What follows belongs to an exercise in optimizing a design on an open flow for a short achievable clock period and few clock cycles; a production flow would make more cautious choices. Function was checked by simulation only, so behaviour that the tests miss may differ from the original. Some runs may be left out. An edit can pass the tests and still lose a function that they never use. Power figures rest on the tool's default switching activity, not on a simulated workload.

### design/flow/design.v
`timescale 10 ns / 1 ns
module alu(
	input [32 - 1:0] A,
	input [32 - 1:0] B,
	input [2:0] ALUop,
	output Overflow,
	output CarryOut,
	output Zero,
	output [32 - 1:0] Result
);
	wire [31:0]ResultAND;
	wire [31:0]ResultOR;
	wire [31:0]ResultXOR;
	wire [31:0]ResultRight;
	wire [32:0]SIGNED;
	wire [32:0]SIGNED1;
	wire [32:0]UNSIGNED;
	wire [32:0]UNSIGNED1;
	wire [32:0]calculate;
	wire [32:0]calculate1;
	wire [63:0]temp;
	assign ResultAND=A & B;
	assign ResultOR=A | B;
	assign ResultXOR=A ^ B;
	assign SIGNED=~{B[31],B}+33'd1;
	assign SIGNED1=(ALUop==3'b010)?{B[31],B}:SIGNED;
	assign UNSIGNED=~{1'b0,B}+33'd1;
	assign UNSIGNED1=(ALUop==3'b010)?{1'b0,B}:UNSIGNED;
	assign temp={32'hffffffff,A}>>B;
	assign ResultRight=(A[31]==1)?temp[31:0]:A>>B;
	assign calculate={A[31],A}+SIGNED1;
	assign calculate1={1'b0,A}+UNSIGNED1;
	assign Overflow=calculate[32]^calculate[31];
	assign CarryOut=calculate1[32];
	assign Result=(ALUop==3'b000)?ResultAND:  
				(ALUop==3'b001)?ResultOR:  
				(ALUop==3'b010)?calculate[31:0]:  
				(ALUop==3'b011)?ResultXOR:  
				(ALUop==3'b100)?ResultRight:  
				(ALUop==3'b101)?CarryOut:  
				(ALUop==3'b110)?calculate[31:0]:  
				(ALUop==3'b111)?{31'b0,calculate[31]^Overflow}:  
				0;
	assign Zero=(Result==0)?1:0;
endmodule
`timescale 10 ns / 1 ns
module reg_file(
	input clk,
	input rst,
	input [5 - 1:0] waddr,
	input [5 - 1:0] raddr1,
	input [5 - 1:0] raddr2,
	input wen,
	input [32 - 1:0] wdata,
	output [32 - 1:0] rdata1,
	output [32 - 1:0] rdata2
);
	reg [31:0]r[31:0];
	always@(posedge clk)
	begin
		if (rst)
		begin
			r[0]<=0;r[1]<=0;r[2]<=0;r[3]<=0;
			r[4]<=0;r[5]<=0;r[6]<=0;r[7]<=0;
			r[8]<=0;r[9]<=0;r[10]<=0;r[11]<=0;
			r[12]<=0;r[13]<=0;r[14]<=0;r[15]<=0;
			r[16]<=0;r[17]<=0;r[18]<=0;r[19]<=0;
			r[20]<=0;r[21]<=0;r[22]<=0;r[23]<=0;
			r[24]<=0;r[25]<=0;r[26]<=0;r[27]<=0;
			r[28]<=0;r[29]<=0;r[30]<=0;r[31]<=0;
		end
		if (wen) 
		begin
			if (waddr==0) r[0]<=0;
			else r[waddr]<=wdata;
		end
	end
	assign rdata1=r[raddr1];
	assign rdata2=r[raddr2];
endmodule
`timescale 10ns / 1ns
module custom_cpu(
	input  rst,
	input  clk,
	output reg [31:0] PC,
	output reg Inst_Req_Valid,
	input Inst_Req_Ack,
	input  [31:0] Instruction,
	input Inst_Valid,
	output Inst_Ack,
	output [31:0] Address,
	output reg MemWrite,
	output [31:0] Write_data,
	output [3:0] Write_strb,
	output reg MemRead,
	input Mem_Req_Ack,
	input  [31:0] Read_data,
	input Read_data_Valid,
	output Read_data_Ack
);
	wire RF_wen;
	wire [4:0] RF_waddr;
	wire [31:0] RF_wdata;
	wire [31:0] Data_load;
	wire [6:0] op;
	wire [4:0] rd;
	wire [2:0] func;
	wire [4:0] rs1;
	wire [4:0] rs2;
	wire [6:0] top7;
	wire Lui, Auipc, Jal, Jalr, Beq, Bne, Blt, Bge, Bltu, Bgeu, Lb, Lh, Lw, Lbu, Lhu, Sb, Sh, Sw, Addi, Slti, Sltiu, Xori, Ori, Andi, Slli, Srli, Srai, Add, Sub, Sll, Slt, Sltu, Xor, Srl, Sra, Or, And;
	wire Branch,Load,Store,B1_sign;
	wire [2:0] ALUop;
	wire Overflow,CarryOut,Zero;
	wire [31:0] Result;
	wire [31:0] data;
	wire [31:0] A;
	wire [31:0] B;
	wire [31:0] B1;
	wire [31:0] extend;
	reg [31:0] PC1;
	wire [31:0] PC2;
	wire [31:0] PC3;
	wire [31:0] PCjump;
	reg [8:0] state;
	reg [8:0] nextstate;
	reg [31:0] instruction;
	reg [31:0] Read_data1;
	always@(posedge clk)
	begin
		if(rst) state <= 9'b000000001;
		else state <= nextstate;
	end
	always@(*)
	begin
		case(state)
		9'b000000001:
			nextstate = 9'b000000010;
		9'b000000010:
			if(Inst_Req_Ack & Inst_Req_Valid) nextstate = 9'b000000100;
			else nextstate = 9'b000000010;
		9'b000000100:
			if(Inst_Valid & Inst_Ack) nextstate = 9'b000001000;
			else nextstate = 9'b000000100;
		9'b000001000:
			nextstate = 9'b000010000;
		9'b000010000:
			if (Branch) nextstate = 9'b000000010;
			else if (Load) nextstate = 9'b010000000;
			else if (Store) nextstate = 9'b001000000;
			else nextstate = 9'b000100000;
		9'b000100000:
			nextstate = 9'b000000010;
		9'b001000000:
			if (Mem_Req_Ack & MemWrite) nextstate = 9'b000000010;
			else nextstate = 9'b001000000;
		9'b010000000:
			if (Mem_Req_Ack & MemRead) nextstate = 9'b100000000;
			else nextstate = 9'b010000000;
		9'b100000000:
			if (Read_data_Valid & Read_data_Ack) nextstate = 9'b000100000;
			else nextstate = 9'b100000000;
		default:
			nextstate = 9'b000000001;
		endcase
	end
	always@(posedge clk)
	if(rst) instruction <= 32'd0;
	else if(Inst_Valid && Inst_Ack) instruction <= Instruction;
	always@(posedge clk)
	if(rst) Read_data1 <= 32'd0;
	else if(Read_data_Valid && Read_data_Ack ) Read_data1 <= Read_data;
	always@(posedge clk)
	begin
		if (rst) Inst_Req_Valid <= 0;
		else if (state==9'b000000010)
		begin
			if (Inst_Req_Valid==0) Inst_Req_Valid <= 1;
			else if (Inst_Req_Valid & Inst_Req_Ack) Inst_Req_Valid <= 0;
		end
		else Inst_Req_Valid <= 0;
	end
	assign Inst_Ack = (state == 9'b000000100) | (state == 9'b000000010 && Inst_Valid);
	assign Read_data_Ack = (state == 9'b100000000);
	always@(posedge clk)
	begin
		if (rst) MemRead <= 0;
		else if (state==9'b010000000)
		begin
			if (MemRead==0) MemRead <= 1;
			else if (MemRead & Mem_Req_Ack) MemRead <= 0;
		end
		else MemRead <= 0;
	end
	always@(posedge clk)
	begin
		if (rst) MemWrite <= 0;
		else if (state==9'b001000000)
		begin
			if (MemWrite==0) MemWrite <= 1;
			else if (MemWrite & Mem_Req_Ack) MemWrite <= 0;
		end
		else MemWrite <= 0;
	end
	assign op = instruction[6:0];
	assign rd = instruction[11:7];
	assign func = instruction[14:12];
	assign rs1 = instruction[19:15];
	assign rs2 = instruction[24:20];  
	assign top7 = instruction[31:25];
	assign Lui = (op==7'b0110111);
	assign Auipc = (op == 7'b0010111);
	assign Jal = (op == 7'b1101111);
	assign Jalr = (op == 7'b1100111) && (func == 3'b000);
	assign Beq = (op == 7'b1100011) && (func == 3'b000);
	assign Bne = (op == 7'b1100011) && (func == 3'b001);
	assign Blt = (op == 7'b1100011) && (func == 3'b100);
	assign Bge =  (op == 7'b1100011) && (func == 3'b101);
	assign Bltu = (op == 7'b1100011) && (func == 3'b110);
	assign Bgeu = (op == 7'b1100011) && (func == 3'b111);
	assign Lb = (op == 7'b0000011) && (func == 3'b000);
	assign Lh = (op == 7'b0000011) && (func == 3'b001);
	assign Lw = (op == 7'b0000011) && (func == 3'b010);
	assign Lbu = (op == 7'b0000011) && (func == 3'b100);
	assign Lhu = (op == 7'b0000011) && (func == 3'b101);
	assign Sb = (op == 7'b0100011) && (func == 3'b000);
	assign Sh = (op == 7'b0100011) && (func == 3'b001);
	assign Sw = (op == 7'b0100011) && (func == 3'b010);
	assign Addi = (op == 7'b0010011) && (func == 3'b000);
	assign Slti = (op == 7'b0010011) && (func == 3'b010);
	assign Sltiu =  (op == 7'b0010011) && (func == 3'b011);
	assign Xori = (op == 7'b0010011) && (func == 3'b100);
	assign Ori = (op == 7'b0010011) && (func == 3'b110);
	assign Andi = (op == 7'b0010011) && (func == 3'b111);
	assign Slli = (op == 7'b0010011) && (func == 3'b001) && (top7 == 7'b0000000);
	assign Srli = (op == 7'b0010011) && (func == 3'b101) && (top7 == 7'b0000000);
	assign Srai = (op == 7'b0010011) && (func == 3'b101) && (top7 == 7'b0100000);
	assign Add = (op == 7'b0110011) && (func == 3'b000) && (top7 == 7'b0000000);
	assign Sub = (op == 7'b0110011) && (func == 3'b000) && (top7 == 7'b0100000);
	assign Sll = (op == 7'b0110011) && (func == 3'b001) && (top7 == 7'b0000000);
	assign Slt = (op == 7'b0110011) && (func == 3'b010) && (top7 == 7'b0000000);
	assign Sltu = (op == 7'b0110011) && (func == 3'b011) && (top7 == 7'b0000000);
	assign Xor = (op == 7'b0110011) && (func == 3'b100) && (top7 == 7'b0000000);
	assign Srl = (op == 7'b0110011) && (func == 3'b101) && (top7 == 7'b0000000);
	assign Sra = (op == 7'b0110011) && (func == 3'b101) && (top7 == 7'b0100000);
	assign Or = (op == 7'b0110011) && (func == 3'b110) && (top7 == 7'b0000000);
	assign And = (op == 7'b0110011) && (func == 3'b111) && (top7 == 7'b0000000);
	assign Branch = (Beq || Bne || Blt || Bge || Bltu || Bgeu);  
	assign Store =(Sb || Sh ||Sw);  
	assign Load = (Lb || Lh || Lw || Lbu || Lhu);  
	assign ALUop = (Lui || Auipc || Jal || Jalr || Load || Store || Addi || Add)?3'b010:  
					(Bne || Beq || Sub)?3'b110:  
					(Srai ||Sra)?3'b100:  
					(Ori ||Or)?3'b001:  
					(Slt || Slti || Blt || Bge)?3'b111:  
					(Sltiu || Sltu || Bltu || Bgeu)?3'b101:  
					(Xori || Xor)?3'b011:  
					3'b000;  
	assign extend = (Lui||Auipc)? {instruction[31:12],12'd0}:
					(Jal)? {{11{instruction[31]}},instruction[31],instruction[19:12],instruction[20],instruction[30:21],1'b0}:
					(Jalr || Load || Addi || Slti || Sltiu || Xori || Ori || Andi)? {{20{instruction[31]}},instruction[31:20]}:
					(Branch)? {{19{instruction[31]}},instruction[31],instruction[7],instruction[30:25],instruction[11:8],1'b0}:
					{{20{instruction[31]}},instruction[31:25],instruction[11:7]};
	assign Write_strb = (Sb && (Result[1:0]==2'b00))?4'b0001:
							(Sb && (Result[1:0]==2'b01))?4'b0010:
							(Sb && (Result[1:0]==2'b10))?4'b0100:
							(Sb && (Result[1:0]==2'b11))?4'b1000:
							(Sh && (Result[1]==1'b0))?4'b0011:
							(Sh && (Result[1]==1'b1))?4'b1100:
							4'b1111;
	assign Write_data = (Sb && (Write_strb == 4'b0001))?{24'd0,B[7:0]}:
							(Sb && (Write_strb == 4'b0010))?{16'd0,B[7:0],8'd0}:
							(Sb && (Write_strb == 4'b0100))?{8'd0,B[7:0],16'd0}:
							(Sb && (Write_strb == 4'b1000))?{B[7:0],24'd0}:
							(Sh && (Write_strb == 4'b0011))?{16'd0,B[15:0]}:
							(Sh && (Write_strb == 4'b1100))?{B[15:0],16'd0}:
							B;
	assign Address = (Lb||Lbu||Lh||Lhu||Sb||Sh)?{Result[31:2],2'b00}:Result;
	assign RF_wen = (state == 9'b000100000); 
	assign RF_waddr = rd;
	assign RF_wdata = (Slli)?(A<<rs2):
						(Sll)?(A<<{B[4:0]}):
						(Srli)?(A>>rs2):
						(Srl)?(A>>{B[4:0]}):
						(Lb || Lbu || Lh || Lhu)?Data_load:
						(Jal || Jalr)? PC1+32'd4:
						(Lui)?{instruction[31:12],12'd0}:
						(Load)?Read_data1:
						Result;
	assign Data_load = (Lb)?
							(Result[1:0]==2'b00)?{{24{Read_data1[7]}},Read_data1[7:0]}:
							(Result[1:0]==2'b01)?{{24{Read_data1[15]}},Read_data1[15:8]}:
							(Result[1:0]==2'b10)?{{24{Read_data1[23]}},Read_data1[23:16]}:
							(Result[1:0]==2'b11)?{{24{Read_data1[31]}},Read_data1[31:24]}:
							0:
						(Lbu)?
							(Result[1:0]==2'b00)?$unsigned(Read_data1[7:0]):
							(Result[1:0]==2'b01)?$unsigned(Read_data1[15:8]):
							(Result[1:0]==2'b10)?$unsigned(Read_data1[23:16]):
							(Result[1:0]==2'b11)?$unsigned(Read_data1[31:24]):
							0:
						(Lh)?
							(Result[1]==1'b0)?{{16{Read_data1[15]}},Read_data1[15:0]}:
							(Result[1]==1'b1)?{{16{Read_data1[31]}},Read_data1[31:16]}:
							0:
						(Lhu)?
							(Result[1]==1'b0)?$unsigned(Read_data1[15:0]):
							(Result[1]==1'b1)?$unsigned(Read_data1[31:16]):
							0:
						0;
	always@(posedge clk)
	begin
		if (rst) PC <= 32'b0;
		else if (state == 9'b000010000) PC <= PC2;
	end
	always@(posedge clk)
	begin
		if(rst) PC1 <= 32'd0;
		else if(state == 9'b000000010) PC1 <= PC;
	end
	assign PC3 = PC + 32'd4;
	assign PCjump = (Jal || Jalr)?{Result[31:1],1'b0}:(PC+extend);
	assign PC2 = (Jal || Jalr || ((Beq || Bge || Bgeu) && Zero)||((Bne || Blt || Bltu ) && !Zero))?PCjump:PC3;
	reg_file reg_file1(clk,rst,RF_waddr,rs1,rs2,RF_wen,RF_wdata,A,B);
	assign data = (Jal)?PC:(Auipc)?PC1:A;
	assign B1_sign = (Auipc || Jal || Jalr || Load || Store || Addi || Slti || Sltiu || Xori || Ori || Andi);
	assign B1 = (Srai)?rs2:(B1_sign)?extend:B;
	alu alu1(data,B1,ALUop,Overflow,CarryOut,Zero,Result);
endmodule
### design/flow/run.sh
#!/bin/bash
# synth_recipe.tcl (not shown) runs the flow's synth.tcl, then flattens the netlist and writes it again
# the make line also repeats each setting of config.mk as NAME=value (left out here)
make -C /OpenROAD-flow-scripts/flow DESIGN_CONFIG=/design/flow/config.mk WORK_HOME=/design/flow/orfs CLKGATE_MAP_FILE= SYNTH_SCRIPT=/design/flow/synth_recipe.tcl finish
### design/flow/config.mk
export PLATFORM = sky130hd
export DESIGN_NAME = custom_cpu
export DESIGN_NICKNAME = custom_cpu
export VERILOG_FILES = /design/flow/design.v
export SDC_FILE = /design/flow/constraint.sdc
export NUM_CORES = 4
export LEC_CHECK = 0
export CAP_MARGIN = 20
export CORE_MARGIN = 2
export CORE_UTILIZATION = 40
export PLACE_DENSITY = 0.6
export SLEW_MARGIN = 20
### design/flow/constraint.sdc
create_clock -name core_clock -period 13.0 [get_ports {clk}]
set_input_delay 2.6000 -clock core_clock [delete_from_list [all_inputs] [get_ports {clk}]]
set_output_delay 2.6000 -clock core_clock [all_outputs]
set_load 0.01 [all_outputs]
**Run 1: signal wires by layer**

Scale: 1 px per um. Two of the layers only.
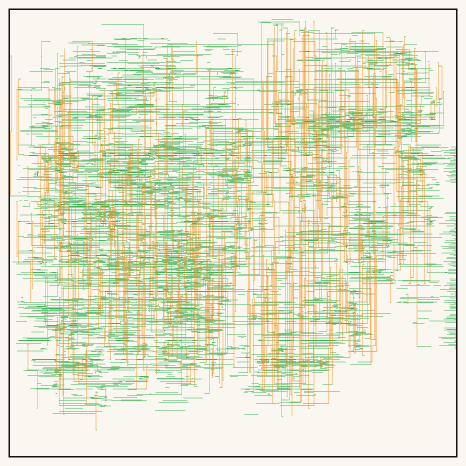
legend:
  metal 3:
    color: green
    wire_length: 57.7 mm
  metal 4:
    color: orange
    wire_length: 37.2 mm
Total GRT Usage: 0.391
drt total wl: 400000 um
post-DR wirelength/cell: 37.6 um

**Run 1: clock nets**

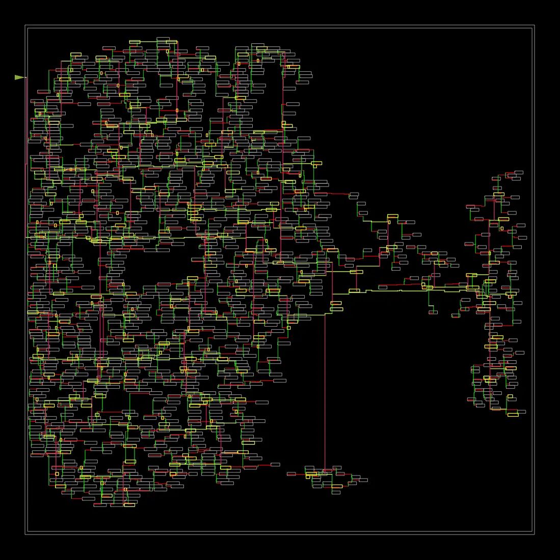
Clk power: 3770 uW
Inserted Clock Buffers: 133
Layout clock buffers: 163
count of clock tree sinks: 1174

**Run 1: pin map**

Scale: 1 px per um. Pins as bars across the die edge, other pins in gray.
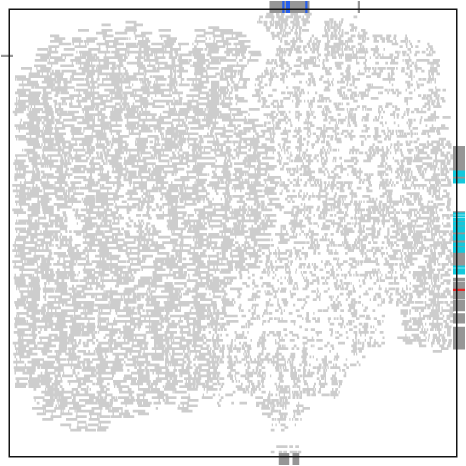
legend:
  PC:
    color: cyan
    pins: 32
    direction: output
    edge: east
  MemRead:
    color: red
    pins: 1
    direction: output
    edge: east
  Write_strb:
    color: blue
    pins: 4
    direction: output
    edge: north
all pins by edge: 115 east, 43 north, 16 south, 1 west
PortBufs: 174
die width: 446 um

-- run 1: sequential cells by signal, indices dropped and copies added, names as in the netlist, named ones only --
signal          count
Inst_Req_Valid      1
MemRead             1
MemWrite            1
PC                 32
PC1                32
Read_data1         32
instruction        32
reg_file1.r      1024
state               9
-- run 1: cells by family (layout without fill, tap and decap cells) --
family	Yosys count	after routing	synth area share
mux	1026	1026	0.177
other cells	1	48	0.0000480
simple gates	2985	2985	0.165
compound gates	1694	1694	0.144
fa+ha+maj	133	133	0.0214
xor+xnor	107	107	0.0120
flops	1174	1174	0.432
buf+inv	853	928	0.0488
-- run 1: layout make-up --
class	instances	area [sq um]	area share
antenna	16	40.0	0.000457
clock buffer	163	3490	0.0398
clock inverter	78	779	0.00889
inverter	145	544	0.00621
multi-input combinational	5977	41300	0.471
sequential	1174	33800	0.385
tap	2542	3180	0.0363
timing repair buffer	542	4610	0.0526
-- run 1: metrics by stage --
step	hold WS [ns]	std cells	instance area, sq um	utilization
after floorplan	0.445	8004	78300	-
after global placement	0.460	10400	83300	0.428
after detailed placement	0.461	10400	83300	0.428
after CTS	0.469	10600	87600	0.450
after global routing	0.505	10600	87700	0.451
final	0.474	10600	87700	0.451
==> reports/metrics.yaml, run 1 <==
timing:
  finalSetupTns_ns: 0
  skew_ns: 0.0635
  fin_crit_ns: 12.57
  setup_viol: 0
  rsz0062_at_grt: "no"
  slew_headroom: 0.205
  final-hold-violation-count: 0
  tightest_slew_ns: 1.19
  period_share: 0.967
  setup_ws_ns: 0.433
  max_freq_ghz: 0.0796
  drv_slew: 0
clocking:
  clk_latency_ns: 0.82
  clock_tree.buffer_depth: 3
  post_cts_buffers: 0
  htree_levels: 4
  cts_tree: "built"
  cts_resized: 0
  root_buffer: "clkbuf_16"
  postCtsHoldBufs: 0
  clkSlewWorstSetupHoldPaths_ns: 0.06
critical_path:
  r2r-end: "PC[17]"
  cp.required_ns: 10.40
  worst-setup-path-type: "reg -> out"
  path_common_cell: "a21oi_1"
  crit_buf_inv: 2
  cp-endpoint: "Write_data[16]"
  slowest_stage: "dfxtp_4"
  reg2reg_setup_slack_ns: 2.00
  cp_max_fo: 35
  cp.arrival_ns: 9.97
  crit_family: "simple AND/OR/NAND/NOR gates"
  end_kind: "output port"
  worstRegToRegCells: 34
  max_stage_delay_ns: 0.83
  cp.depth: 31
  worstSetupStartpointType: "flip-flop"
yosys:
  yosysTopAreaCell: "edfxtp_1"
  syn_area_sq_um: 78200
  synth_ff_type: "edfxtp_1"
  synth.yosys.seq_area_share: 0.432
  synth_cell_types: 117
  ys_ff_latch: 1174
  yosys-top-cells-area: "edfxtp_1, mux2i_1, mux4_2, nor2_1, nand2_1"
  async_reset_ff_frac: 0
  syn_inst: 7973
  synth_edf_count: 1024
  ys_warn_count: 2
  synth_top_cell_area_share: 0.393
  yosysMostFrequentCell: "nor2_1"
  syn_avg_cell_area_sq_um: 9.80
  netlist_top_cells_count: "nor2_1, edfxtp_1, nand2_1"
pwr:
  power.density_nw_per_um2: 124
  powerSeq_uw: 4310
  power_leader: "registers"
  switchingPower_uw: 3790
  leakage_uw: 0.0301
  pwr-share-clk: 0.345
  ir_drop_mv: 0.114
  pwr-share-comb: 0.260
  sequentialPowerShare: 0.395
  total_power_uw: 10900
  p_sw_frac: 0.347
  p_comb_uw: 2840
  p_int_uw: 7130
hold_path:
  hp-start: "PC1[15]"
  whs_path_depth: 2
  whs_endpoint: "PC1[15]"
  hp-class: "reg -> reg"
final_layout:
  layout_common_cells: "nor2_1, edfxtp_1, nand2_1, mux2i_1, a21oi_1"
  final_common_cell: "nor2_1"
  layout-drive-gt1-share: 0.137
  fillers: 18500
  finish.net_count: 8174
  area_delta_synth_final_pct: 12.2
global_routing:
  met3_usage: 0.127
  grt_pass1_wl_um: 548000
  met1_usage: 0.490
  top_usage_layer: "met2"
  overflow: 0
  gr-usage-met2: 0.558
  grt_max_degree: 72
  grt_antenna_before_repair: 29
  grt_pass1_vias: 69300
floorplan:
  coreArea_sq_um: 195000
  die_area_sq_um: 199000
  pin_count: 175
  rows: 162
  start_util: 0.402
flow_run:
  max_cap_violations: 0
placed_design:
  pre_cts_slack_ns: 1.37
  hpwlAfterDp_um: 272000
  place.gp.congestion: 1.07
routing:
  wl_met1_um: 141000
  drtAntennaViolNets: 0
  dr_wl_met2_um: 164000
  post_drt_via_cell_ratio: 6.96
  drc: 0
  via_count: 74000
  wl_met3_um: 57700
  detailedRoute.firstPassIterationCount: 7
  drt_iter0_drc: 12700
  top_layer_used: "met5"
status:
  outcome: "no timing/DRC/antenna violations"
Testbench counts for the RTL of run 1, summed over its fixed seeds: cycles 5,402,774.
**Run 1: cells colored by class**

Scale: 1.5 px per um.
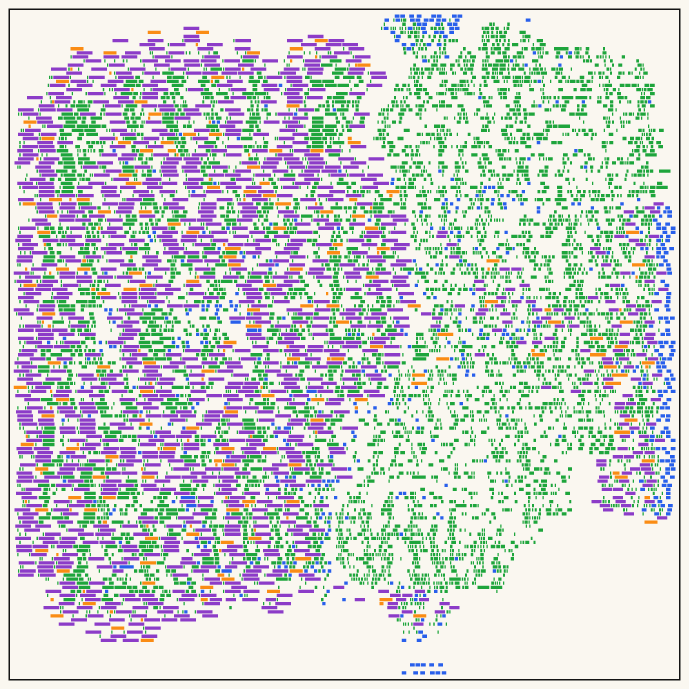

## Run 2: files that changed since run 1, shown whole
==> design/flow/design.v <==
`timescale 10 ns / 1 ns
module alu(
	input  [31:0] A,
	input  [31:0] B,
	input  [3:0]  op,
	input         sra_wide,
	output [31:0] Result,
	output [31:0] Sum
);
	wire [32:0] diff = {A[31], A} - {B[31], B};
	wire [32:0] diffu = {1'b0, A} - {1'b0, B};
	wire slt  = diff[32];
	wire sltu = diffu[32];
	wire [4:0] sh = B[4:0];
	wire [63:0] sra_src = {{32{A[31]}}, A};
	wire [63:0] sra_full = sra_src >> B;
	wire [63:0] sra_sm = sra_src >> sh;
	wire [31:0] sra_small = sra_sm[31:0];
	wire [31:0] sra_res = (sra_wide && B[31:5] != 27'd0) ?
	                      (B[31:6] != 26'd0 ? 32'd0 : sra_full[31:0]) :
	                      sra_small;
	assign Sum = A + B;
	reg [31:0] r;
	always @(*) begin
		case (op)
			4'd0: r = Sum;
			4'd1: r = diff[31:0];
			4'd2: r = {31'd0, slt};
			4'd3: r = {31'd0, sltu};
			4'd4: r = A ^ B;
			4'd5: r = A | B;
			4'd6: r = A & B;
			4'd7: r = A << sh;
			4'd8: r = A >> sh;
			default: r = sra_res;
		endcase
	end
	assign Result = r;
endmodule
`timescale 10 ns / 1 ns
module reg_file(
	input clk,
	input rst,
	input [4:0] waddr,
	input [4:0] raddr1,
	input [4:0] raddr2,
	input wen,
	input [31:0] wdata,
	output [31:0] rdata1,
	output [31:0] rdata2
);
	reg [31:0] r [31:1];
	genvar i;
	generate
		for (i = 1; i < 32; i = i + 1) begin : g_reg
			always @(posedge clk)
				if (rst) r[i] <= 32'd0;
				else if (wen && waddr == i) r[i] <= wdata;
		end
	endgenerate
	assign rdata1 = (raddr1 == 5'd0) ? 32'd0 : r[raddr1];
	assign rdata2 = (raddr2 == 5'd0) ? 32'd0 : r[raddr2];
endmodule
`timescale 10ns / 1ns
module custom_cpu(
	input  rst,
	input  clk,
	output reg [31:0] PC,
	output reg Inst_Req_Valid,
	input Inst_Req_Ack,
	input  [31:0] Instruction,
	input Inst_Valid,
	output Inst_Ack,
	output reg [31:0] Address,
	output reg MemWrite,
	output reg [31:0] Write_data,
	output reg [3:0] Write_strb,
	output reg MemRead,
	input Mem_Req_Ack,
	input  [31:0] Read_data,
	input Read_data_Valid,
	output Read_data_Ack
);
	localparam W = 3;           
	reg        iout;            
	reg        istale;          
	reg        ibuf_v;
	reg [31:0] ibuf;
	reg        iack;
	reg        dout;            
	reg        dkind;           
	reg        dstale;
	reg        dbuf_v;
	reg [31:0] dbuf;
	reg        dack;
	reg [2:0]  q;               
	reg [1:0]  qn;              
	reg [31:0] fp;              
	reg [31:0] hpc;             
	reg        rf_wait;         
	assign Inst_Ack = iack;
	assign Read_data_Ack = dack;
	wire        h_ch = q[0];
	wire        hv = (qn != 2'd0) && (h_ch ? dbuf_v : ibuf_v);
	wire [31:0] ir = h_ch ? dbuf : ibuf;
	wire [6:0] op  = ir[6:0];
	wire [4:0] rd  = ir[11:7];
	wire [2:0] f3  = ir[14:12];
	wire [4:0] rs1 = ir[19:15];
	wire [4:0] rs2 = ir[24:20];
	wire       f7b = ir[30];
	wire d_lui   = op[6:2] == 5'b01101;
	wire d_auipc = op[6:2] == 5'b00101;
	wire d_jal   = op[6:2] == 5'b11011;
	wire d_jalr  = op[6:2] == 5'b11001;
	wire d_br    = op[6:2] == 5'b11000;
	wire d_ld    = op[6:2] == 5'b00000;
	wire d_st    = op[6:2] == 5'b01000;
	wire d_opi   = op[6:2] == 5'b00100;
	wire d_op    = op[6:2] == 5'b01100;
	wire d_mem   = d_ld || d_st;
	wire [31:0] imm_i = {{20{ir[31]}}, ir[31:20]};
	wire [31:0] imm_s = {{20{ir[31]}}, ir[31:25], ir[11:7]};
	wire [31:0] imm_b = {{19{ir[31]}}, ir[31], ir[7], ir[30:25], ir[11:8], 1'b0};
	wire [31:0] imm_u = {ir[31:12], 12'd0};
	wire [31:0] imm_j = {{11{ir[31]}}, ir[31], ir[19:12], ir[20], ir[30:21], 1'b0};
	wire [31:0] rA, rB;
	wire        wb_en;
	wire [4:0]  wb_rd;
	wire [31:0] wb_data;
	reg_file rf(
		.clk(clk), .rst(rst),
		.waddr(wb_rd), .raddr1(rs1), .raddr2(rs2),
		.wen(wb_en), .wdata(wb_data),
		.rdata1(rA), .rdata2(rB));
	reg        x_v;
	reg [31:0] x_a, x_b;
	reg [31:0] x_sd;
	reg [3:0]  x_op;
	reg        x_srawide;
	reg [4:0]  x_rd;
	reg        x_wen;
	reg        x_link;
	reg [31:0] x_lk;
	reg        x_ld, x_st, x_jalr;
	reg [2:0]  x_f3;
	reg [31:0] x_pc4, x_pc8, x_pc12;
	reg        ld_pend;         
	reg        ld_have;
	reg [4:0]  ld_rd;
	reg [2:0]  ld_f3;
	reg [1:0]  ld_lane;
	reg [31:0] ld_raw;
	reg        m_pend;          
	reg        m_st;
	reg [31:0] m_addr, m_data;
	reg [3:0]  m_strb;
	wire [31:0] alu_res, alu_sum;
	wire [31:0] x_val = x_link ? x_lk : alu_res;
	wire x_wr = x_v && x_wen;
	wire haz_ld = ld_pend && ld_rd != 5'd0 &&
	              (ld_rd == rs1 || ld_rd == rs2 || ld_rd == rd);
	wire mem_busy = ld_pend || m_pend || MemWrite || (x_v && (x_ld || x_st));
	wire haz_x = x_v && (x_jalr || x_st);
	wire fwd1 = x_wr && x_rd == rs1;
	wire fwd2 = x_wr && x_rd == rs2;
	wire haz_br = d_br && (fwd1 || fwd2);
	wire dgo = hv && !haz_ld && !(d_mem && mem_busy) && !haz_x && !haz_br && !rf_wait;
	wire br_eq  = rA == rB;
	wire br_ltu = rA < rB;
	wire br_lt  = (rA[31] ^ rB[31]) ? rA[31] : br_ltu;
	reg  br_cond;
	always @(*) begin
		case (f3)
			3'b000: br_cond = br_eq;
			3'b001: br_cond = !br_eq;
			3'b100: br_cond = br_lt;
			3'b101: br_cond = !br_lt;
			3'b110: br_cond = br_ltu;
			3'b111: br_cond = !br_ltu;
			default: br_cond = 1'b0;
		endcase
	end
	wire [31:0] hpc4 = hpc + 32'd4;
	wire [31:0] d_imm = d_jal ? imm_j : imm_b;
	wire [31:0] d_tgt  = hpc + d_imm;
	wire [31:0] d_tgt4 = hpc + d_imm + 32'd4;
	wire [31:0] d_tgt8 = hpc + d_imm + 32'd8;
	wire d_redir = dgo && (d_jal || (d_br && br_cond));
	reg [3:0] d_aop;
	always @(*) begin
		if (d_op || d_opi) begin
			case (f3)
				3'b000: d_aop = (d_op && f7b) ? 4'd1 : 4'd0;
				3'b001: d_aop = 4'd7;
				3'b010: d_aop = 4'd2;
				3'b011: d_aop = 4'd3;
				3'b100: d_aop = 4'd4;
				3'b101: d_aop = f7b ? 4'd9 : 4'd8;
				3'b110: d_aop = 4'd5;
				default: d_aop = 4'd6;
			endcase
		end else d_aop = 4'd0;
	end
	wire [31:0] opA = fwd1 ? x_val : rA;
	wire [31:0] opB = fwd2 ? x_val : rB;
	always @(posedge clk) begin
		if (rst) x_v <= 1'b0;
		else x_v <= dgo;
		x_a <= d_lui ? 32'd0 : (d_auipc ? hpc : opA);
		x_b <= d_op ? opB :
		       d_st ? imm_s :
		       (d_lui || d_auipc) ? imm_u : imm_i;
		x_sd <= opB;
		x_op <= d_aop;
		x_srawide <= d_op;
		x_rd <= rd;
		x_wen <= (d_lui || d_auipc || d_jal || d_jalr || d_op || d_opi) && rd != 5'd0;
		x_link <= d_jal || d_jalr;
		x_lk <= hpc4;
		x_ld <= d_ld;
		x_st <= d_st;
		x_jalr <= d_jalr;
		x_f3 <= f3;
		x_pc4 <= hpc4;
		x_pc8 <= hpc + 32'd8;
		x_pc12 <= hpc + 32'd12;
	end
	alu alu1(.A(x_a), .B(x_b), .op(x_op), .sra_wide(x_srawide),
	         .Result(alu_res), .Sum(alu_sum));
	reg [3:0]  st_strb;
	reg [31:0] st_data;
	always @(*) begin
		case (x_f3[1:0])
			2'b00: begin
				st_strb = 4'b0001 << alu_sum[1:0];
				st_data = {4{x_sd[7:0]}};
			end
			2'b01: begin
				st_strb = alu_sum[1] ? 4'b1100 : 4'b0011;
				st_data = {2{x_sd[15:0]}};
			end
			default: begin
				st_strb = 4'b1111;
				st_data = x_sd;
			end
		endcase
	end
	wire [31:0] x_tgt = {alu_sum[31:1], 1'b0};
	wire x_redir = x_v && x_jalr;
	wire x_sflush = x_v && x_st &&
	                (alu_sum[31:2] == x_pc4[31:2] || alu_sum[31:2] == x_pc8[31:2] ||
	                 alu_sum[31:2] == x_pc12[31:2]);
	reg [31:0] ld_val;
	always @(*) begin
		case (ld_f3)
			3'b000: case (ld_lane)
				2'd0: ld_val = {{24{ld_raw[7]}},  ld_raw[7:0]};
				2'd1: ld_val = {{24{ld_raw[15]}}, ld_raw[15:8]};
				2'd2: ld_val = {{24{ld_raw[23]}}, ld_raw[23:16]};
				default: ld_val = {{24{ld_raw[31]}}, ld_raw[31:24]};
			endcase
			3'b100: case (ld_lane)
				2'd0: ld_val = {24'd0, ld_raw[7:0]};
				2'd1: ld_val = {24'd0, ld_raw[15:8]};
				2'd2: ld_val = {24'd0, ld_raw[23:16]};
				default: ld_val = {24'd0, ld_raw[31:24]};
			endcase
			3'b001: ld_val = ld_lane[1] ? {{16{ld_raw[31]}}, ld_raw[31:16]}
			                            : {{16{ld_raw[15]}}, ld_raw[15:0]};
			3'b101: ld_val = ld_lane[1] ? {16'd0, ld_raw[31:16]}
			                            : {16'd0, ld_raw[15:0]};
			default: ld_val = ld_raw;
		endcase
	end
	wire ld_wr = ld_have && !x_wr;
	assign wb_en   = x_wr || ld_wr;
	assign wb_rd   = x_wr ? x_rd : ld_rd;
	assign wb_data = x_wr ? x_val : ld_val;
	wire dch_idle = !MemRead && !MemWrite && !dout;
	wire x_mem = x_v && (x_ld || x_st);
	wire raise_x = x_mem && dch_idle && !m_pend;
	wire raise_m = m_pend && dch_idle;
	wire icons = Inst_Valid && iack;
	wire dcons = Read_data_Valid && dack;
	wire inew = icons && iout && !istale;
	wire dnew = dcons && dout && !dkind && !dstale;
	wire pop = dgo;
	wire pop_i = pop && !h_ch;
	wire pop_d = pop && h_ch;
	wire redir = d_redir || x_redir;
	wire flush = redir || x_sflush;
	wire blk = (ibuf_v && ibuf[6] && !pop_i) || (dbuf_v && dbuf[6] && !pop_d) ||
	           (inew && Instruction[6]) || (dnew && Read_data[6]) ||
	           x_redir || (dgo && d_jalr) || rf_wait;
	wire [31:0] fp4 = fp + 32'd4;
	wire [31:0] fp8 = fp + 32'd8;
	wire st_hit = m_pend || (MemWrite &&
	              (Address[31:2] == fp[31:2] || Address[31:2] == fp4[31:2]));
	wire [31:0] base  = x_redir ? x_tgt : (d_redir ? d_tgt : fp);
	wire [31:0] base4 = x_redir ? x_tgt + 32'd4 : (d_redir ? d_tgt4 : fp4);
	wire [31:0] base8 = x_redir ? x_tgt + 32'd8 : (d_redir ? d_tgt8 : fp8);
	wire alloc_en = redir ? !(MemWrite || m_pend) : (!blk && !st_hit && !x_sflush);
	wire [1:0] n0 = flush ? 2'd0 : (qn - {1'b0, pop});
	wire dbuf_v_n = !flush && ((dbuf_v && !pop_d) || dnew);
	wire i_free = !Inst_Req_Valid && (!iout || icons);
	wire d_free = !MemRead && !MemWrite && (!dout || dcons) && !m_pend && !x_mem &&
	              !(hv && d_mem && !redir) && !dbuf_v_n;
	wire aI = alloc_en && i_free && (n0 < W);
	wire aD = alloc_en && d_free && (aI ? (n0 < W - 1) : (n0 < W));
	wire istale_n = aI ? 1'b0 :
	                ((flush && (Inst_Req_Valid || (iout && !icons))) ||
	                 (istale && !(icons && iout)));
	wire ibuf_v_n = !flush && ((ibuf_v && !pop_i) || inew);
	wire dstale_n = aD ? 1'b0 :
	                ((flush && !dkind && (MemRead || (dout && !dcons))) ||
	                 (dstale && !(dcons && dout)));
	wire dkind_n = (raise_x || raise_m) ? 1'b1 : (aD ? 1'b0 : dkind);
	always @(posedge clk) begin
		if (rst) begin
			Inst_Req_Valid <= 1'b0;
			iout <= 1'b0;
			istale <= 1'b0;
			ibuf_v <= 1'b0;
			iack <= 1'b1;
		end else begin
			Inst_Req_Valid <= aI || (Inst_Req_Valid && !Inst_Req_Ack);
			iout <= (iout && !icons) || (Inst_Req_Valid && Inst_Req_Ack);
			istale <= istale_n;
			ibuf_v <= ibuf_v_n;
			iack <= !ibuf_v_n || istale_n;
		end
		if (inew) ibuf <= Instruction;
		if (!Inst_Req_Valid) PC <= base;
	end
	always @(posedge clk) begin
		if (rst) begin
			MemRead <= 1'b0;
			MemWrite <= 1'b0;
			dout <= 1'b0;
			dkind <= 1'b0;
			dstale <= 1'b0;
			dbuf_v <= 1'b0;
			dack <= 1'b1;
			m_pend <= 1'b0;
			ld_pend <= 1'b0;
			ld_have <= 1'b0;
		end else begin
			if (MemRead && Mem_Req_Ack) MemRead <= 1'b0;
			if (MemWrite && Mem_Req_Ack) MemWrite <= 1'b0;
			dout <= (dout && !dcons) || (MemRead && Mem_Req_Ack);
			if (dcons && dout && dkind) ld_have <= 1'b1;
			if (ld_wr) begin
				ld_have <= 1'b0;
				ld_pend <= 1'b0;
			end
			if (dgo && d_ld) ld_pend <= 1'b1;
			if (raise_x) begin
				MemRead <= x_ld;
				MemWrite <= x_st;
				dkind <= 1'b1;
			end else if (raise_m) begin
				MemRead <= !m_st;
				MemWrite <= m_st;
				dkind <= 1'b1;
				m_pend <= 1'b0;
			end else if (aD) begin
				MemRead <= 1'b1;
				dkind <= 1'b0;
			end
			if (x_mem && !raise_x) m_pend <= 1'b1;
			dstale <= dstale_n;
			dbuf_v <= dbuf_v_n;
			dack <= !dbuf_v_n || dkind_n || dstale_n;
		end
		if (dnew) dbuf <= Read_data;
		if (dcons && dout && dkind) ld_raw <= Read_data;
		if (dgo && d_ld) ld_rd <= rd;
		if (raise_x) begin
			Address <= alu_sum;
			Write_data <= st_data;
			Write_strb <= st_strb;
		end else if (raise_m) begin
			Address <= m_addr;
			Write_data <= m_data;
			Write_strb <= m_strb;
		end else if (!MemRead && !MemWrite) begin
			Address <= aI ? base4 : base;
		end
		if (x_mem) begin
			m_st <= x_st;
			m_addr <= alu_sum;
			m_data <= st_data;
			m_strb <= st_strb;
			ld_f3 <= x_f3;
			ld_lane <= alu_sum[1:0];
		end
	end
	wire [2:0] q_pop = pop ? {1'b0, q[2:1]} : q;
	reg  [2:0] q_n;
	always @(*) begin
		q_n = flush ? 3'b000 : q_pop;
		if (aI && aD) begin
			q_n[n0] = 1'b0;
			if (n0 < 2'd2) q_n[n0 + 2'd1] = 1'b1;
		end else if (aD) q_n[n0] = 1'b1;
		else if (aI) q_n[n0] = 1'b0;
	end
	always @(posedge clk) begin
		if (rst) begin
			q <= 3'b000;
			qn <= 2'd0;
			fp <= 32'd0;
			hpc <= 32'd0;
			rf_wait <= 1'b0;
		end else begin
			q <= q_n;
			qn <= n0 + {1'b0, aI} + {1'b0, aD};
			fp <= (aI && aD) ? base8 : ((aI || aD) ? base4 : base);
			if (x_sflush) begin
				hpc <= x_pc4;
				fp <= x_pc4;
			end else if (x_redir) hpc <= x_tgt;
			else if (d_redir) hpc <= d_tgt;
			else if (pop) hpc <= hpc4;
			if (x_sflush) rf_wait <= 1'b1;
			else if (rf_wait && !MemWrite && !m_pend) rf_wait <= 1'b0;
		end
	end
endmodule
**Run 2: cells colored by class**

Scale: 1.5 px per um.
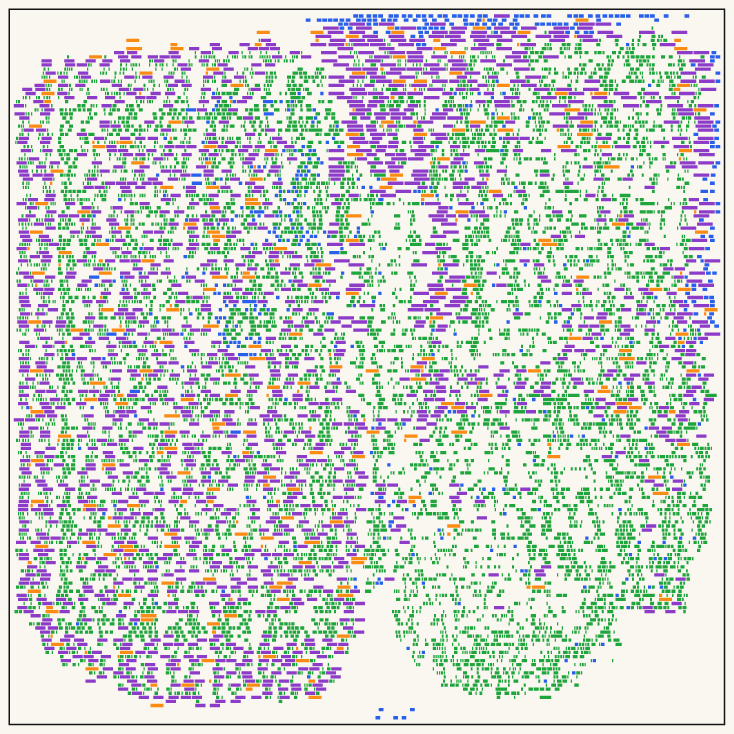
legend:
  combinational and other logic:
    color: green
    cells: 8791
    share_of_their_area: 54%
  remaining buffers and delay cells:
    color: blue
    cells: 539
    share_of_their_area: 4.8%
  sequential cells:
    color: purple
    cells: 1552
    share_of_their_area: 35%
  clock drivers and dummy loads:
    color: orange
    cells: 320
    share_of_their_area: 6.3%
Rows: 173
Core Util, Final: 0.455
Seq/total area: 0.334
Design Area, Final: 101000 sq um
Core Region: 222000 sq um

**Run 2: clock nets**

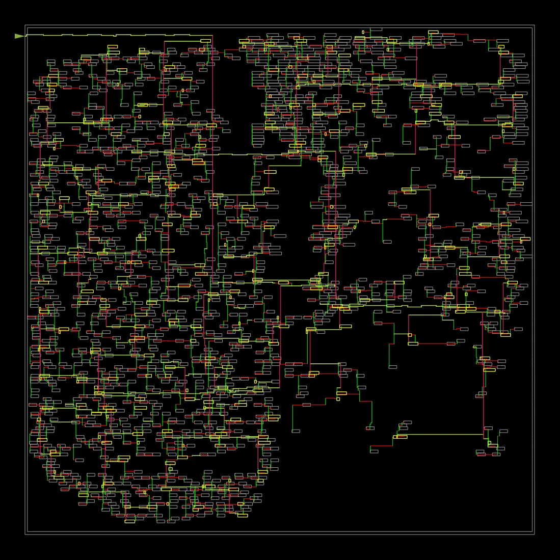
Clock Skews: 0.0735 ns
Inserted Clock Buffers: 175
number of sequential cells: 1552
count of clock tree sinks: 1552

**Run 2: pin map**

Scale: 1 px per um. Pins as bars across the die edge, other pins in gray.
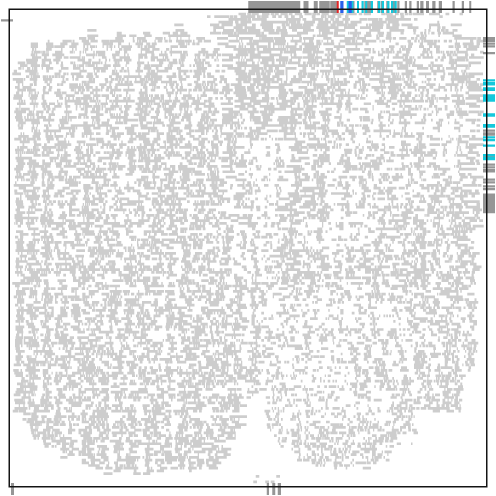
legend:
  MemRead:
    color: red
    pins: 1
    direction: output
    edge: north
  Write_strb:
    color: blue
    pins: 4
    direction: output
    edge: north
  PC:
    color: cyan
    pins: 32
    direction: output
    edge: 20 east, 12 north
all pins by edge: 115 north, 52 east, 7 south, 1 west
die width: 476 um
PortBufs: 172

**Run 2: signal wires by layer**

Scale: 1 px per um. Two of the layers only.
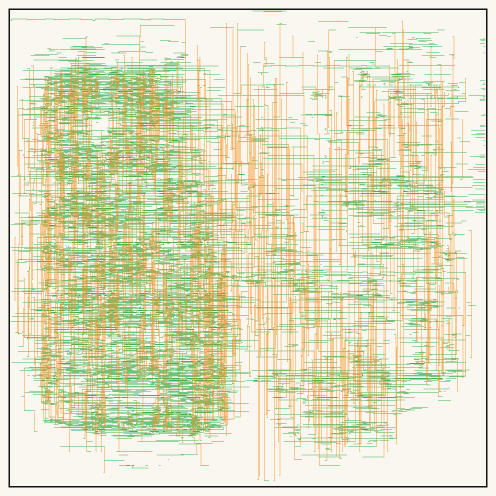
legend:
  metal 3:
    color: green
    wire_length: 76.0 mm
  metal 4:
    color: orange
    wire_length: 60.9 mm
drt total wl: 542000 um
vias post-DR: 100000
post-DR wirelength/cell: 38.1 um
Total GRT Usage: 0.461

==> reports/metrics.yaml, run 2 <==
global_routing:
  grt_max_degree: 224
  grt_pass1_vias: 90500
  grt_pass1_wl_um: 732000
  overflow: 0
  grt_antenna_before_repair: 46
pwr:
  leakage_uw: 0.0344
  pwr-share-comb: 0.390
  powerSeq_uw: 5790
  ir_drop_mv: 0.131
  p_clk_uw: 5390
  power.density_nw_per_um2: 181
  p_int_uw: 10500
  switchingPower_uw: 7870
  pwr-share-clk: 0.294
  sequentialPowerShare: 0.316
  p_sw_frac: 0.430
  p_comb_uw: 7150
  power_leader: "combinational cells"
final_layout:
  layout-drive-gt1-share: 0.0911
  layout.comb_gates.multi_input: 8568
  top_register: "rf.r"
  area_delta_synth_final_pct: 13.4
  largest_reg_flops: 992
  buf_share: 0.0462
  dominant-cell-class: "multi-input combinational cells"
  clock_buffers: 237
  clkCellAreaFrac: 0.0606
  layout_common_cells: "nand2_1, dfxtp_1, a21oi_1, nor2_1, a22oi_1"
  regArea_sq_um: 33800
  buffers: 539
  finish.net_count: 11300
  diodes: 51
  multi_input_area_share: 0.512
  final_common_cell: "nand2_1"
  inv_count: 223
  multi_input_area_sq_um: 51700
  fillers: 22000
critical_path:
  cp.depth: 29
  crit_start: "q[0]"
  max_stage_delay_ns: 0.93
  path_common_cell: "buf_4"
  crit_buf_inv: 6
  worstSetupStartpointType: "flip-flop"
  r2r-end: "fp[11]"
  cp_max_fo: 51
  worstRegToRegCells: 29
  cp.arrival_ns: 11.96
  end_kind: "flip-flop"
  crit_family: "simple AND/OR/NAND/NOR gates"
  worstReg2RegStart: "q[0]"
  slowest_stage: "nor2_4"
  reg2reg_setup_slack_ns: 1.85
  worst-setup-path-type: "reg -> reg"
  cp.required_ns: 13.81
  cp-endpoint: "fp[11]"
yosys:
  synth-simple-area-share: 0.205
  synth_top_cell_area_share: 0.288
  synth-adder-area-share: 0.0245
  ys_ff_latch: 1552
  synth_mux_area_frac: 0.0268
  yosys-top-cells-area: "dfxtp_1, edfxtp_1, nand2_1, a21oi_1, nor2_1"
  async_reset_ff_frac: 0
  syn_avg_cell_area_sq_um: 7.86
  syn_inst: 11300
  yosysMostFrequentCell: "nand2_1"
  synth_cell_types: 122
  synthXorXnorAreaFrac: 0.0374
  synth_compound_area_frac: 0.275
  syn_area_sq_um: 89100
  synth_edf_count: 269
  netlist_top_cells_count: "nand2_1, dfxtp_1, a21oi_1"
  ys_warn_count: 36
  synth.yosys.seq_area_share: 0.379
  synth_ff_type: "dfxtp_1"
  yosysTopAreaCell: "dfxtp_1"
  synth_top_family_by_area: "compound AO/OA/AOI/OAI gates"
clocking:
  clkSlewWorstSetupHoldPaths_ns: 0.06
  clock_tree.buffer_depth: 3
  root_buffer: "clkbuf_16"
  cts_tree: "built"
  post_cts_buffers: 0
  htree_levels: 4
  clk_latency_ns: 0.90
  cts_resized: 0
  postCtsHoldBufs: 0
floorplan:
  die_area_sq_um: 226000
  tapCellCount: 2975
  pin_count: 175
  start_util: 0.401
hold_path:
  whs_endpoint: "ld_f3[2]"
  hp-start: "x_f3[2]"
  hp-class: "reg -> reg"
  whs_path_depth: 0
placed_design:
  place.gp.congestion: 1.06
  placedInstanceArea_sq_um: 94500
  hpwlAfterDp_um: 355000
routing:
  drt_iter0_drc: 18600
  drtAntennaViolNets: 0
  drc: 0
  detailedRoute.firstPassIterationCount: 9
  post_drt_via_cell_ratio: 7.04
timing:
  tightest_slew_ns: 1.36
  slew_headroom: 0.0922
  finalSetupTns_ns: 0
  max_freq_ghz: 0.0897
  fin_crit_ns: 11.15
  setup_viol: 0
  final-hold-violation-count: 0
  drv_slew: 0
  period_share: 0.858
  rsz0062_at_grt: "no"
flow_run:
  max_cap_violations: 0
status:
  outcome: "no timing/DRC/antenna violations"
Testbench counts for the RTL of run 2, summed over its fixed seeds: cycles 2,336,953.
==> run 2: cell count changes after synthesis, moves of 186 or more <==
cell / previous run / this run
a211oi_1: 64 / 308
a21oi_1: 449 / 1253
a221oi_1: 41 / 252
a22oi_1: 235 / 421
clkbuf_1: 447 / 858
dfxtp_1: 150 / 1283
edfxtp_1: 1024 / 269
mux2i_1: 704 / 171
mux4_2: 276 / 4
nand2_1: 815 / 1993
nor2_1: 1429 / 1055
==> run 2: layer usage <==
layer,GRT usage,up-vias,routed length [um]
met2,0.649,9116,218000
met1,0.532,47200,187000
met3,0.187,3132,76000
li1,-,40700,-
met5,0.00746,-,391
met4,0.416,34,60900
==> run 2: per-stage QoR <==
step | hold WS [ns] | utilization | setup WS [ns] | total power [uW] | std cells
after floorplan | 0.360 | - | 5.77 | 9440 | 11300
after global placement | 0.397 | 0.426 | 2.57 | 12500 | 13800
after detailed placement | 0.404 | 0.426 | 2.53 | 12600 | 13800
after CTS | 0.411 | 0.453 | 2.42 | 17900 | 14200
after global routing | 0.437 | 0.455 | 1.75 | 18600 | 14200
final | 0.416 | 0.455 | 1.85 | 18300 | 14200

re-timing with driven ports:
In the flow no input, the clock included, has a driving cell. The finished layouts below were timed again as built, in two steps.
Step 1: set_driving_cell puts a clkbuf_16 on clk and a buf_2 on each other input, an assumption about the parent block.
Step 2 also shifts input and output timing later by t, the mid clock arrival at the registers, as if the neighbouring blocks saw the same clock.
Three values: ideal ports, drivers, drivers and shift; two values: the first two.
| run | t, ns | setup WS [ns] | worst setup path at the end | latest minus earliest clock arrival (ns) |
|---|---|---|---|---|
| run 1 | 0.871 | 0.433 / 0.349 / 1.220 | register to output | 0.063 / 0.064 |
| run 2 | 0.964 | 1.850 / 1.850 / 1.850 | register to register | 0.073 / 0.073 |
After both steps every run listed still meets setup and hold.
